This is an optimization exercise on Yosys and OpenROAD, whose aim is small area, a short achievable clock period and few clock cycles per item, not a production implementation.
The RTL was checked by simulation tests, not by an equivalence proof against the original design.
The series may have gaps, and a smaller design here may also do less where the tests do not look.

==> design.v <==
module bram 
#(parameter BRAM_ADDR_WIDTH = 10,
  parameter BRAM_DATA_WIDTH = 8) 
 (input  logic clock,
  input  logic [BRAM_ADDR_WIDTH-1:0] rd_addr,
  input  logic [BRAM_ADDR_WIDTH-1:0] wr_addr,
  input  logic wr_en,
  input  logic [BRAM_DATA_WIDTH-1:0] din, 
  output logic [BRAM_DATA_WIDTH-1:0] dout);
  logic [BRAM_DATA_WIDTH-1:0] mem [0:2**BRAM_ADDR_WIDTH-1];
  logic [BRAM_ADDR_WIDTH-1:0] read_addr;
  assign dout = mem[read_addr];
  always_ff @(posedge clock) begin
    read_addr <= rd_addr;
    if (wr_en) mem[wr_addr] <= din; 
  end
endmodule
module matmul
#(
    parameter DATA_WIDTH = 32,
    parameter ADDR_WIDTH = 6,
    parameter VECTOR_SIZE = 8,
    parameter IDX_SIZE = 3
)
(
    input   logic                   clock,
    input   logic                   reset,
    input   logic                   start,
    output  logic                   done,
    input   logic [DATA_WIDTH-1:0]  x_dout,
    output  logic [ADDR_WIDTH-1:0]  x_addr,
    input   logic [DATA_WIDTH-1:0]  y_dout,
    output  logic [ADDR_WIDTH-1:0]  y_addr,
    output  logic [DATA_WIDTH-1:0]  z_din,
    output  logic [ADDR_WIDTH-1:0]  z_addr,
    output  logic                   z_wr_en
);
typedef enum logic [1:0] { s0, s1, s2, s3 } state_t;
state_t state, state_c;
logic [IDX_SIZE:0] j, k, j_c, k_c;
logic [IDX_SIZE:0] i, i_c;
logic done_c;
logic [DATA_WIDTH-1:0] sum, sum_c;
always_ff @(posedge clock or posedge reset) begin
    if (reset) begin
        state <= s0;
        i <= '0;
        j <= '0;
        k <= '0;
        done <= 1'b0;
        sum <= '0;
    end else begin
        state <= state_c;
        i <= i_c;
        j <= j_c;
        k <= k_c;
        done <= done_c;
        sum <= sum_c;
    end
end
always_comb begin
    x_addr = 'b0;
    y_addr = 'b0;
    z_addr = 'b0;
    z_din = 'b0;
    z_wr_en = 'b0;
    done_c = done;
    i_c = i;
    j_c = j;
    k_c = k;
    state_c = state;
    sum_c = sum;
    case (state)
        s0: begin
            i_c = '0;
            j_c = '0;
            k_c = '0;
            sum_c = '0;
            if (start == 1'b1) begin
                state_c = s1;
                done_c = 1'b0;
            end
        end
        s1: begin
            x_addr = ($unsigned(i_c) * $unsigned(VECTOR_SIZE)) + $unsigned(k_c);
            y_addr = ($unsigned(k_c) * $unsigned(VECTOR_SIZE)) + $unsigned(j_c);
            state_c = s2; 
        end
        s2: begin
            sum_c = (sum + ($unsigned(x_dout) * $unsigned(y_dout)));
            k_c = k + 1;
            if ($unsigned(k) == $unsigned(VECTOR_SIZE) - 1) begin
                k_c = '0;
                state_c = s3;
            end else begin
                state_c = s2;
            end
            x_addr = ($unsigned(i_c) * $unsigned(VECTOR_SIZE)) + $unsigned(k_c);
            y_addr = ($unsigned(k_c) * $unsigned(VECTOR_SIZE)) + $unsigned(j_c);
        end
        s3: begin
            z_din = sum;
            z_addr = ($unsigned(i) * $unsigned(VECTOR_SIZE)) + $unsigned(j);
            z_wr_en = 1'b1;
            sum_c = '0;
            state_c = s1;
            if ($unsigned(j) == $unsigned(VECTOR_SIZE) - 1 && $unsigned(i) == $unsigned(VECTOR_SIZE) - 1) begin
                done_c = 1'b1;
                state_c = s0;
            end else if ($unsigned(j) == $unsigned(VECTOR_SIZE) - 1) begin
                j_c = '0;
                i_c = i + 1;
            end else begin
                j_c = j + 1;
                i_c = i;
            end   
        end
        default: begin
            x_addr = 'x;
            y_addr = 'x;
            z_addr = 'x;
            z_din = 'x;
            z_wr_en = 'x;
            done_c = 'x;
            i_c = 'x;
            j_c = 'x;
            k_c = 'x;
            state_c = s0;
            sum_c = 'x;
        end
    endcase
end
endmodule
module matmul_top
#(
    parameter DATA_WIDTH = 32,
    parameter ADDR_WIDTH = 6,
    parameter VECTOR_SIZE = 8
)
(
    input logic                     clock,
    input logic                     reset,
    input logic                     start,
    output logic                    done,
    input logic [DATA_WIDTH-1:0]    x_din,
    input logic [ADDR_WIDTH-1:0]    x_wr_addr,
    input logic                     x_wr_en,
    input logic [DATA_WIDTH-1:0]    y_din,
    input logic [ADDR_WIDTH-1:0]    y_wr_addr,
    input logic                     y_wr_en,
    output logic [DATA_WIDTH-1:0]   z_dout,
    input logic [ADDR_WIDTH-1:0]    z_addr
);
logic [DATA_WIDTH-1:0]  x_dout;
logic [ADDR_WIDTH-1:0]  x_addr;
logic [DATA_WIDTH-1:0]  y_dout;
logic [ADDR_WIDTH-1:0]  y_addr;
logic [DATA_WIDTH-1:0]  z_din;
logic [ADDR_WIDTH-1:0]  z_wr_addr;
logic                   z_wr_en;
matmul #(
    .DATA_WIDTH(DATA_WIDTH),
    .ADDR_WIDTH(ADDR_WIDTH),
    .VECTOR_SIZE(VECTOR_SIZE)
) matmul_inst (
    .clock(clock),
    .reset(reset),
    .start(start),
    .done(done),
    .x_dout(x_dout),
    .x_addr(x_addr),
    .y_dout(y_dout),
    .y_addr(y_addr),
    .z_din(z_din),
    .z_addr(z_wr_addr),
    .z_wr_en(z_wr_en)
);
bram #(
    .BRAM_DATA_WIDTH(DATA_WIDTH),
    .BRAM_ADDR_WIDTH(ADDR_WIDTH)
) x_inst (
    .clock(clock),
    .rd_addr(x_addr),
    .wr_addr(x_wr_addr),
    .wr_en(x_wr_en),
    .dout(x_dout),
    .din(x_din)
);
bram #(
    .BRAM_DATA_WIDTH(DATA_WIDTH),
    .BRAM_ADDR_WIDTH(ADDR_WIDTH)
) y_inst (
    .clock(clock),
    .rd_addr(y_addr),
    .wr_addr(y_wr_addr),
    .wr_en(y_wr_en),
    .dout(y_dout),
    .din(y_din)
);
bram #(
    .BRAM_DATA_WIDTH(DATA_WIDTH),
    .BRAM_ADDR_WIDTH(ADDR_WIDTH)
) z_inst (
    .clock(clock),
    .rd_addr(z_addr),
    .wr_addr(z_wr_addr),
    .wr_en(z_wr_en),
    .dout(z_dout),
    .din(z_din)
);
endmodule
==> run.sh <==
#!/bin/bash
# synth_recipe.tcl (not shown) runs the flow's synth.tcl, then flattens the netlist and writes it again
# the make line also repeats each setting of config.mk as NAME=value (left out here)
make -C /OpenROAD-flow-scripts/flow DESIGN_CONFIG=/design/flow/config.mk WORK_HOME=/design/flow/orfs CLKGATE_MAP_FILE= SYNTH_SCRIPT=/design/flow/synth_recipe.tcl finish
==> config.mk <==
export PLATFORM = sky130hd
export DESIGN_NAME = matmul_top
export DESIGN_NICKNAME = matmul_top
export VERILOG_FILES = /design/flow/design.v
export SDC_FILE = /design/flow/constraint.sdc
export NUM_CORES = 4
export LEC_CHECK = 0
export CAP_MARGIN = 20
export CORE_MARGIN = 2
export CORE_UTILIZATION = 45
export SLEW_MARGIN = 20
==> constraint.sdc <==
create_clock -name core_clock -period 10.5 [get_ports {clock}]
set_input_delay 2.1000 -clock core_clock [delete_from_list [all_inputs] [get_ports {clock}]]
set_output_delay 2.1000 -clock core_clock [all_outputs]
set_load 0.01 [all_outputs]
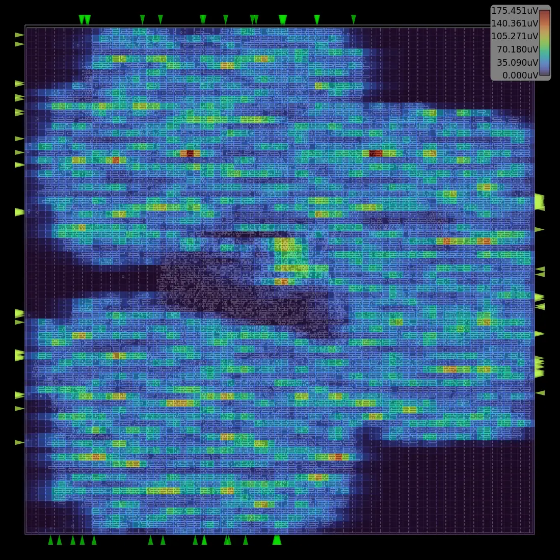
**Above:** run 1 (IR drop map).

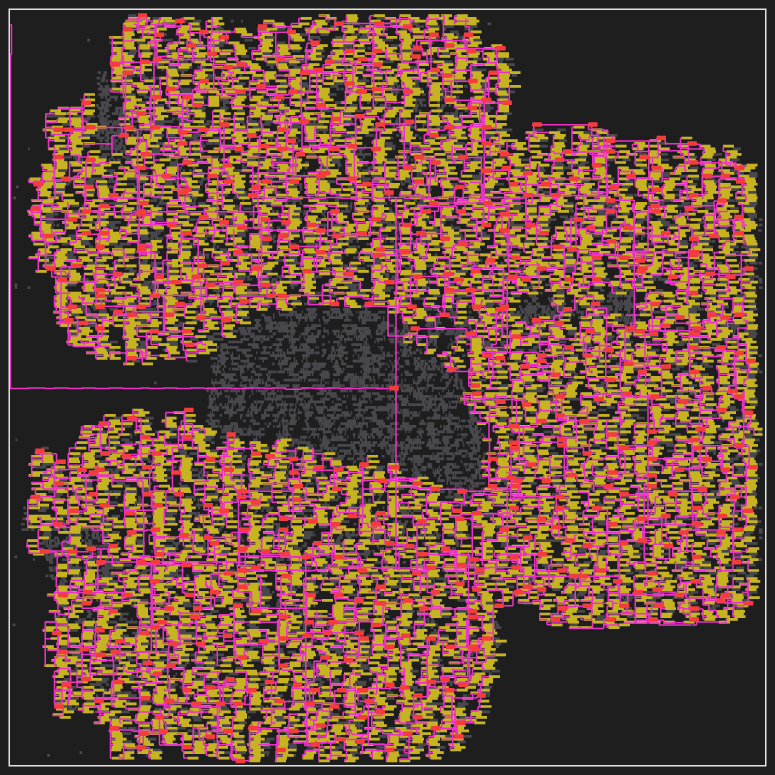
**Above:** run 1 (clock network drawn from the DEF).
Scale: 1 px per µm.
yellow -> flip-flops  # count 6209
red -> clock-net drivers  # count 638
magenta -> clock wires  # length 69.0 mm
routed clock nets = 639
worst skew pair latency: 1.09 ns
Worst Skew: 0.0866 ns

==> run notes, run 1 <==
Pre-antenna DRT Iters=6; final WL=706000 µm; num sequential=6209; H-tree lvl count=6; Vias per Instance=6.13; Total GRT Usage=24.5%; post-synth top area share=72.7%; Yosys cell types=86; multi-input logic area=0.0643 mm²; final net count=13300; multi-input gates=4479; met3 usage=4.62%; first-pass GRT wire length=991000 µm; average size of a mapped cell=21.5 µm²; antenna fix cells=10; leading area contributor after synthesis=edfxtp_1; DP Area=0.268 mm²; Slew @ Worst Pin=1.21 ns; Avg WL per Cell=34.2 µm; synth cell count leaders=6144 x edfxtp_1, 1688 x mux4_2, 536 x inv_1, 520 x nor2_1, 438 x fa_1; setup ws final=0.320 ns; wire length on met3=64200 µm; Worst path most repeated cell=fa_1; slowest CP cell=mux4_2; Top Ports=120; Synth Area in XOR/XNOR=0.322%; placed insts=19400; inverters=541; DR top layer=met5; top_reg_cell synth=edfxtp_1; layout buffering overhead excluding clock cells=2.43%; status=timing/DRC/antenna clean; Hold EP=matmul_inst.done; ratio of cells with drive above 1 in the final layout=28.0%; CP startpoint kind=register; vias in the first global route=129000; Setup TNS=0 ns; Post-synth EDFFs=6144; most frequent cells in the layout=6144 x edfxtp_1, 1688 x mux4_2, 645 x clkbuf_16, 579 x buf_4, 535 x inv_1; register area=0.186 mm²; Crit path depth=37; hold_sp=matmul_inst.done; max_slew headroom=19.3%; Setup violations, final=0; clk_buf instances=788; Fill cells=43400
Testbench counts for the RTL of run 1, summed over its fixed seeds: cycles 23,064, jobs 32.
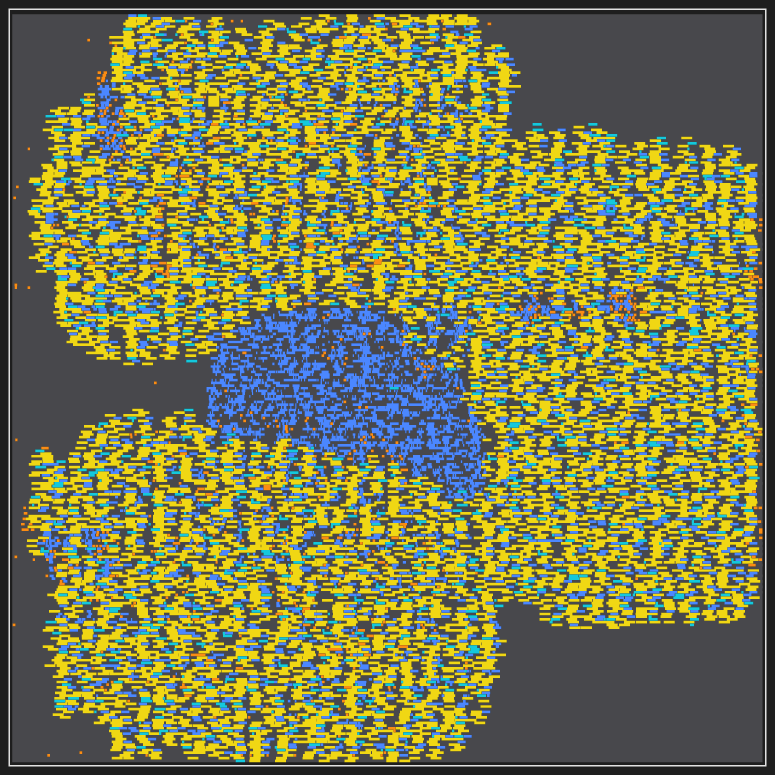
**Above:** run 1 (cells colored by class).
Scale: 1 px per µm. Fill, decap, tap and diode cells in gray.
cyan -> clock drivers and dummy loads  # cells 1166, share of their area 7.4%
blue -> remaining logic cells  # cells 5020, share of their area 24%
yellow -> registers  # cells 6209, share of their area 66%
orange -> remaining buffers and delay cells  # cells 766, share of their area 2.5%
row count: 275
fin area: 0.289 mm²
final core occ: 51.6%
core region area: 0.561 mm²

**Run 1: nets reached from selected ports**

Scale: 1 px per µm.
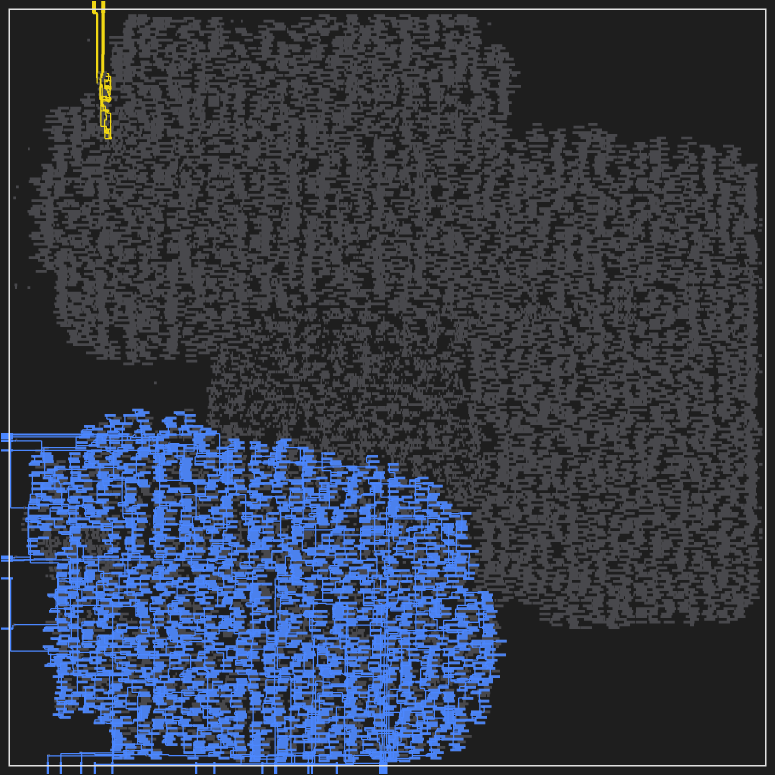

==> run 2: too many edits to list; what changed since run 1 <==
design.v: 211 -> 1768 lines; modules unchanged: 0
  bram: edited, 17 -> 13 lines
  mul_csa: new, 1577 lines
  matmul_top: edited, 78 -> 178 lines
  removed: matmul
==> module bram as of run 2 <==
module bram
#(parameter BRAM_ADDR_WIDTH = 6,
  parameter BRAM_DATA_WIDTH = 32)
 (input  logic clock,
  input  logic [BRAM_ADDR_WIDTH-1:0] wr_addr,
  input  logic wr_en,
  input  logic [BRAM_DATA_WIDTH-1:0] din,
  output logic [2**BRAM_ADDR_WIDTH-1:0][BRAM_DATA_WIDTH-1:0] q);
  for (genvar w = 0; w < 2**BRAM_ADDR_WIDTH; w++) begin : g_word
    always_ff @(posedge clock)
      if (wr_en && wr_addr == w) q[w] <= din;
  end
endmodule
==> module matmul_top as of run 2 <==
module matmul_top
#(
    parameter DATA_WIDTH = 32,
    parameter ADDR_WIDTH = 6,
    parameter VECTOR_SIZE = 8
)
(
    input logic                     clock,
    input logic                     reset,
    input logic                     start,
    output logic                    done,
    input logic [DATA_WIDTH-1:0]    x_din,
    input logic [ADDR_WIDTH-1:0]    x_wr_addr,
    input logic                     x_wr_en,
    input logic [DATA_WIDTH-1:0]    y_din,
    input logic [ADDR_WIDTH-1:0]    y_wr_addr,
    input logic                     y_wr_en,
    output logic [DATA_WIDTH-1:0]   z_dout,
    input logic [ADDR_WIDTH-1:0]    z_addr
);
logic        xw_en, yw_en, start_r;
logic [5:0]  xw_addr, yw_addr, z_rd;
logic [31:0] xw_din, yw_din;
always_ff @(posedge clock or posedge reset) begin
    if (reset) begin
        xw_en   <= 1'b0;
        yw_en   <= 1'b0;
        start_r <= 1'b0;
    end else begin
        xw_en   <= x_wr_en;
        yw_en   <= y_wr_en;
        start_r <= start;
    end
end
always_ff @(posedge clock) begin
    xw_addr <= x_wr_addr;
    xw_din  <= x_din;
    yw_addr <= y_wr_addr;
    yw_din  <= y_din;
    z_rd    <= z_addr;
end
logic [63:0][31:0] xq, yq;
bram #(.BRAM_ADDR_WIDTH(6), .BRAM_DATA_WIDTH(32)) x_inst (
    .clock(clock), .wr_addr(xw_addr), .wr_en(xw_en), .din(xw_din), .q(xq));
bram #(.BRAM_ADDR_WIDTH(6), .BRAM_DATA_WIDTH(32)) y_inst (
    .clock(clock), .wr_addr(yw_addr), .wr_en(yw_en), .din(yw_din), .q(yq));
typedef enum logic [1:0] { IDLE, FLUSH, BUSY } state_t;
state_t state;
logic [63:0] issued;     
logic [63:0] wx, wy;     
logic        spec_ok;    
logic [7:0]  rowv;       
logic        v1, v2, v3;
logic [5:0]  p1;
logic [2:0]  i2, i3;
logic [7:0]  yfull, icol;
logic [63:0] elig;
logic        go, pipe_empty, finish;
always_comb begin
    for (int k = 0; k < 8; k++) begin
        yfull[k] = &wy[k*8 +: 8];
        icol[k]  = 1'b0;
        for (int i = 0; i < 8; i++) icol[k] = icol[k] | issued[i*8+k];
    end
    go = (state == BUSY);
    for (int p = 0; p < 64; p++)
        elig[p] = ~issued[p] & (go | (spec_ok & wx[p] & yfull[p % 8]));
end
logic [7:0]  gany;
logic [2:0]  gsel [0:7];
logic [2:0]  gfirst;
logic        sel_v;
logic [5:0]  sel_p;
always_comb begin
    for (int g = 0; g < 8; g++) begin
        gany[g] = |elig[g*8 +: 8];
        gsel[g] = 3'd0;
        for (int b = 7; b >= 0; b--) if (elig[g*8+b]) gsel[g] = b[2:0];
    end
    gfirst = 3'd0;
    for (int g = 7; g >= 0; g--) if (gany[g]) gfirst = g[2:0];
    sel_v = |gany;
    sel_p = {gfirst, gsel[gfirst]};
end
assign pipe_empty = ~v1 & ~v2 & ~v3;
assign finish = (state == BUSY) & (&issued) & pipe_empty;
always_ff @(posedge clock or posedge reset) begin
    if (reset) begin
        state   <= IDLE;
        issued  <= '0;
        wx      <= '0;
        wy      <= '0;
        spec_ok <= 1'b1;
        rowv    <= '0;
        v1      <= 1'b0;
        v2      <= 1'b0;
        v3      <= 1'b0;
        done    <= 1'b0;
    end else begin
        v1 <= sel_v;
        v2 <= v1;
        v3 <= v2;
        if (sel_v) issued[sel_p] <= 1'b1;
        if (xw_en) begin
            wx[xw_addr] <= 1'b1;
            if (issued[xw_addr]) spec_ok <= 1'b0;
        end
        if (yw_en) begin
            wy[yw_addr] <= 1'b1;
            if (icol[yw_addr[5:3]]) spec_ok <= 1'b0;
        end
        if (v3) rowv[i3] <= 1'b1;
        if (start) done <= 1'b0;
        case (state)
            IDLE: if (start_r) state <= spec_ok ? BUSY : FLUSH;
            FLUSH: if (pipe_empty) begin
                issued <= '0;
                rowv   <= '0;
                state  <= BUSY;
            end
            BUSY: if (finish) begin
                done    <= 1'b1;
                issued  <= '0;
                wx      <= '0;
                wy      <= '0;
                rowv    <= '0;
                spec_ok <= 1'b1;
                state   <= IDLE;
            end
            default: state <= IDLE;
        endcase
    end
end
logic [31:0] xop;
logic [32:0] xext;
logic [15:0] one2, two2, neg2, one_c, two_c, neg_c;
logic [7:0][31:0] yop2;
always_ff @(posedge clock) p1 <= sel_p;
always_comb begin
    xop  = xq[p1];
    xext = {xop, 1'b0};
    for (int m = 0; m < 16; m++) begin
        one_c[m] = xext[2*m+1] ^ xext[2*m];
        two_c[m] = (xext[2*m+2] & ~xext[2*m+1] & ~xext[2*m]) |
                   (~xext[2*m+2] & xext[2*m+1] & xext[2*m]);
        neg_c[m] = xext[2*m+2];
    end
end
always_ff @(posedge clock) begin
    one2 <= one_c;
    two2 <= two_c;
    neg2 <= neg_c;
    i2   <= p1[5:3];
    for (int j = 0; j < 8; j++) yop2[j] <= yq[{p1[2:0], j[2:0]}];
end
logic [7:0][31:0] ps, pc, ps3, pc3;
for (genvar j = 0; j < 8; j++) begin : g_lane
    mul_csa u_mul (.one(one2), .two(two2), .neg(neg2), .b(yop2[j]),
                   .s(ps[j]), .c(pc[j]));
end
always_ff @(posedge clock) begin
    ps3 <= ps;
    pc3 <= pc;
    i3  <= i2;
end
logic [7:0][7:0][31:0] za, zo;
logic [7:0][31:0] zsum;
always_comb
    for (int j = 0; j < 8; j++)
        zsum[j] = (rowv[i3] ? za[i3][j] : 32'd0) + ps3[j] + pc3[j];
for (genvar i = 0; i < 8; i++) begin : g_zrow
    always_ff @(posedge clock)
        if (v3 && i3 == i) za[i] <= zsum;
end
always_ff @(posedge clock)
    if (finish) zo <= za;
assign z_dout = zo[z_rd[5:3]][z_rd[2:0]];
endmodule
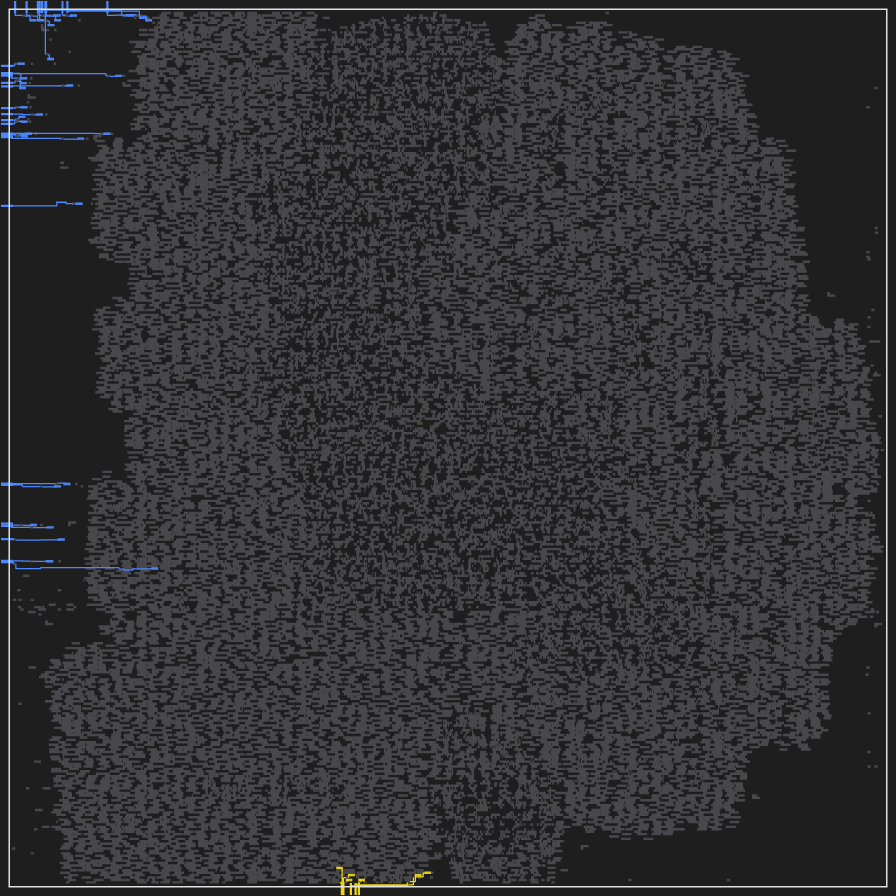
**Above:** run 2 (nets reached from selected ports).
blue -> y_din  # direction input, edge 22 left, 10 top, end cells 32, wire 1430 µm
yellow -> x_wr_addr  # direction input, edge bottom, end cells 6, wire 228 µm
I/O Buffers: 119
Top Ports: 120

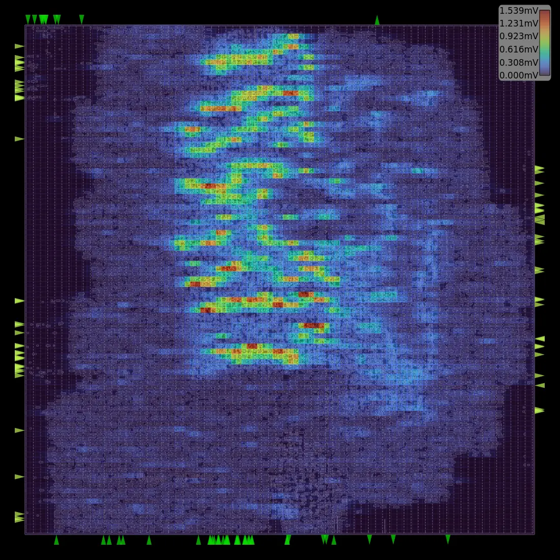
**Above:** run 2 (IR drop map).

==> run 2 against run 1 <==
Still clean. First-iteration DRC count rose by 87%. Register-to-register slack better by 0.80 ns. Global-route usage up 3.5 points. Final area is 68% higher. Fmax rose by 8.6%. Area after synthesis rose by 71%. Synthesized cell count grew 120%. Final cell count up 89%. Wire length up 97%. Via count rose by 93%. Critical endpoint is now za[510]. Largest cell class unchanged. Highest routed layer unchanged.
==> run notes, run 2 <==
wire length on met3=140000 µm (+120%); Remaining DRCs=0; Crit path depth=20 (-46%); inverters=1836 (+240%); register area=0.269 mm² (+45%); final net count=27700 (+110%); clk_buf instances=1201 (+52%); Fill cells=78200 (+80%); placed insts=37300 (+92%); CP delay by family, top=compound AO/OA/AOI/OAI gates; largest class=flip-flops and latches; Total GRT Usage=28.0% (+3.5 points); final WL=1390000 µm (+97%); antenna fix cells=58 (+48); met3 usage=6.04% (+1.4 points); Post-synth EDFFs=8192 (+33%); most frequent cells in the layout=8192 x edfxtp_1, 2381 x mux4_2, 2054 x a22oi_1, 1830 x inv_1, 1760 x fa_1; final core occ=50.3% (-1.3 points); DR top layer=met5; H-tree lvl count=6 (unchanged); synth cell count leaders=8192 x edfxtp_1, 2381 x mux4_2, 2054 x a22oi_1, 1832 x inv_1, 1760 x fa_1; dominant cells by area after synthesis=edfxtp_1 57%, mux4_2 12%, fa_1 8.1%, dfxtp_1 4.1%, a22oi_1 3.5%; CTS tree=done; Hold EP=zo[925]; Pre-antenna DRT Iters=7 (+1); layout buffering overhead excluding clock cells=1.55% (-0.88 points); adder-cell share of the synthesized area=9.56%; slowest CP cell=a21oi_1; top_reg_cell synth=edfxtp_1; CP startpoint kind=register; clock sink count=9290; fin area=0.485 mm² (+68%); ratio of cells with drive above 1 in the final layout=20.0% (-8.0 points); Avg WL per Cell=35.5 µm (+3.8%); setup ws final=1.13 ns (+0.805 ns); status=timing/DRC/antenna clean; DP Area=0.453 mm² (+69%); average size of a mapped cell=17.1 µm² (-20%); Setup violations, final=0 (unchanged); DRT iter0 DRCs=33800; worst skew pair latency=1.17 ns (+0.08 ns); Vias per Instance=6.24 (+1.7%); multi-input gates=12500 (+180%); vias in the first global route=248000 (+91%); largest family of logic cells by synthesized area=multiplexers; Worst Skew=0.150 ns (+0.0637 ns); leading area contributor after synthesis=edfxtp_1; DIE HEIGHT=987 µm; hold_ws=0.346 ns; largest net degree at the start of global routing=177; row count=361 (+31%); Synth Area in XOR/XNOR=5.15% (+4.8 points); number of non-clock buffers in the layout=808; multi-input logic area=0.153 mm² (+140%); post-synth top area share=56.6% (-16 points); core region area=0.964 mm² (+72%); max_slew headroom=12.2% (-7.1 points)
Testbench counts for the RTL of run 2, summed over its fixed seeds: cycles 3,352, jobs 32.

[static timing again, ports no longer ideal]
Ports are ideal in the flow. The routed layouts listed here were re-timed in OpenROAD.
Step 1: set_driving_cell puts a clkbuf_16 on clock and a buf_2 on each other input, an assumption about the parent block.
Step 2 also shifts input and output timing later by t, the mid clock arrival at the registers, as if the neighbouring blocks saw the same clock.
a / b / c = no drivers / after step 1 / after step 2; a / b = the first two.
| run | t (ns) | setup WS [ns] | worst setup path at the end | worst register clock-pin slew, ns | cell pins on the clock port's net |
|---|---|---|---|---|---|
| run 1 | 1.182 | 0.320 / 0.320 / 0.320 | register to register | 0.07 / 0.07 | 1 |
| run 2 | 1.255 | 1.125 / 1.125 / 1.125 | register to register | 0.08 / 0.08 | 1 |
After both steps every run listed still meets setup and hold.
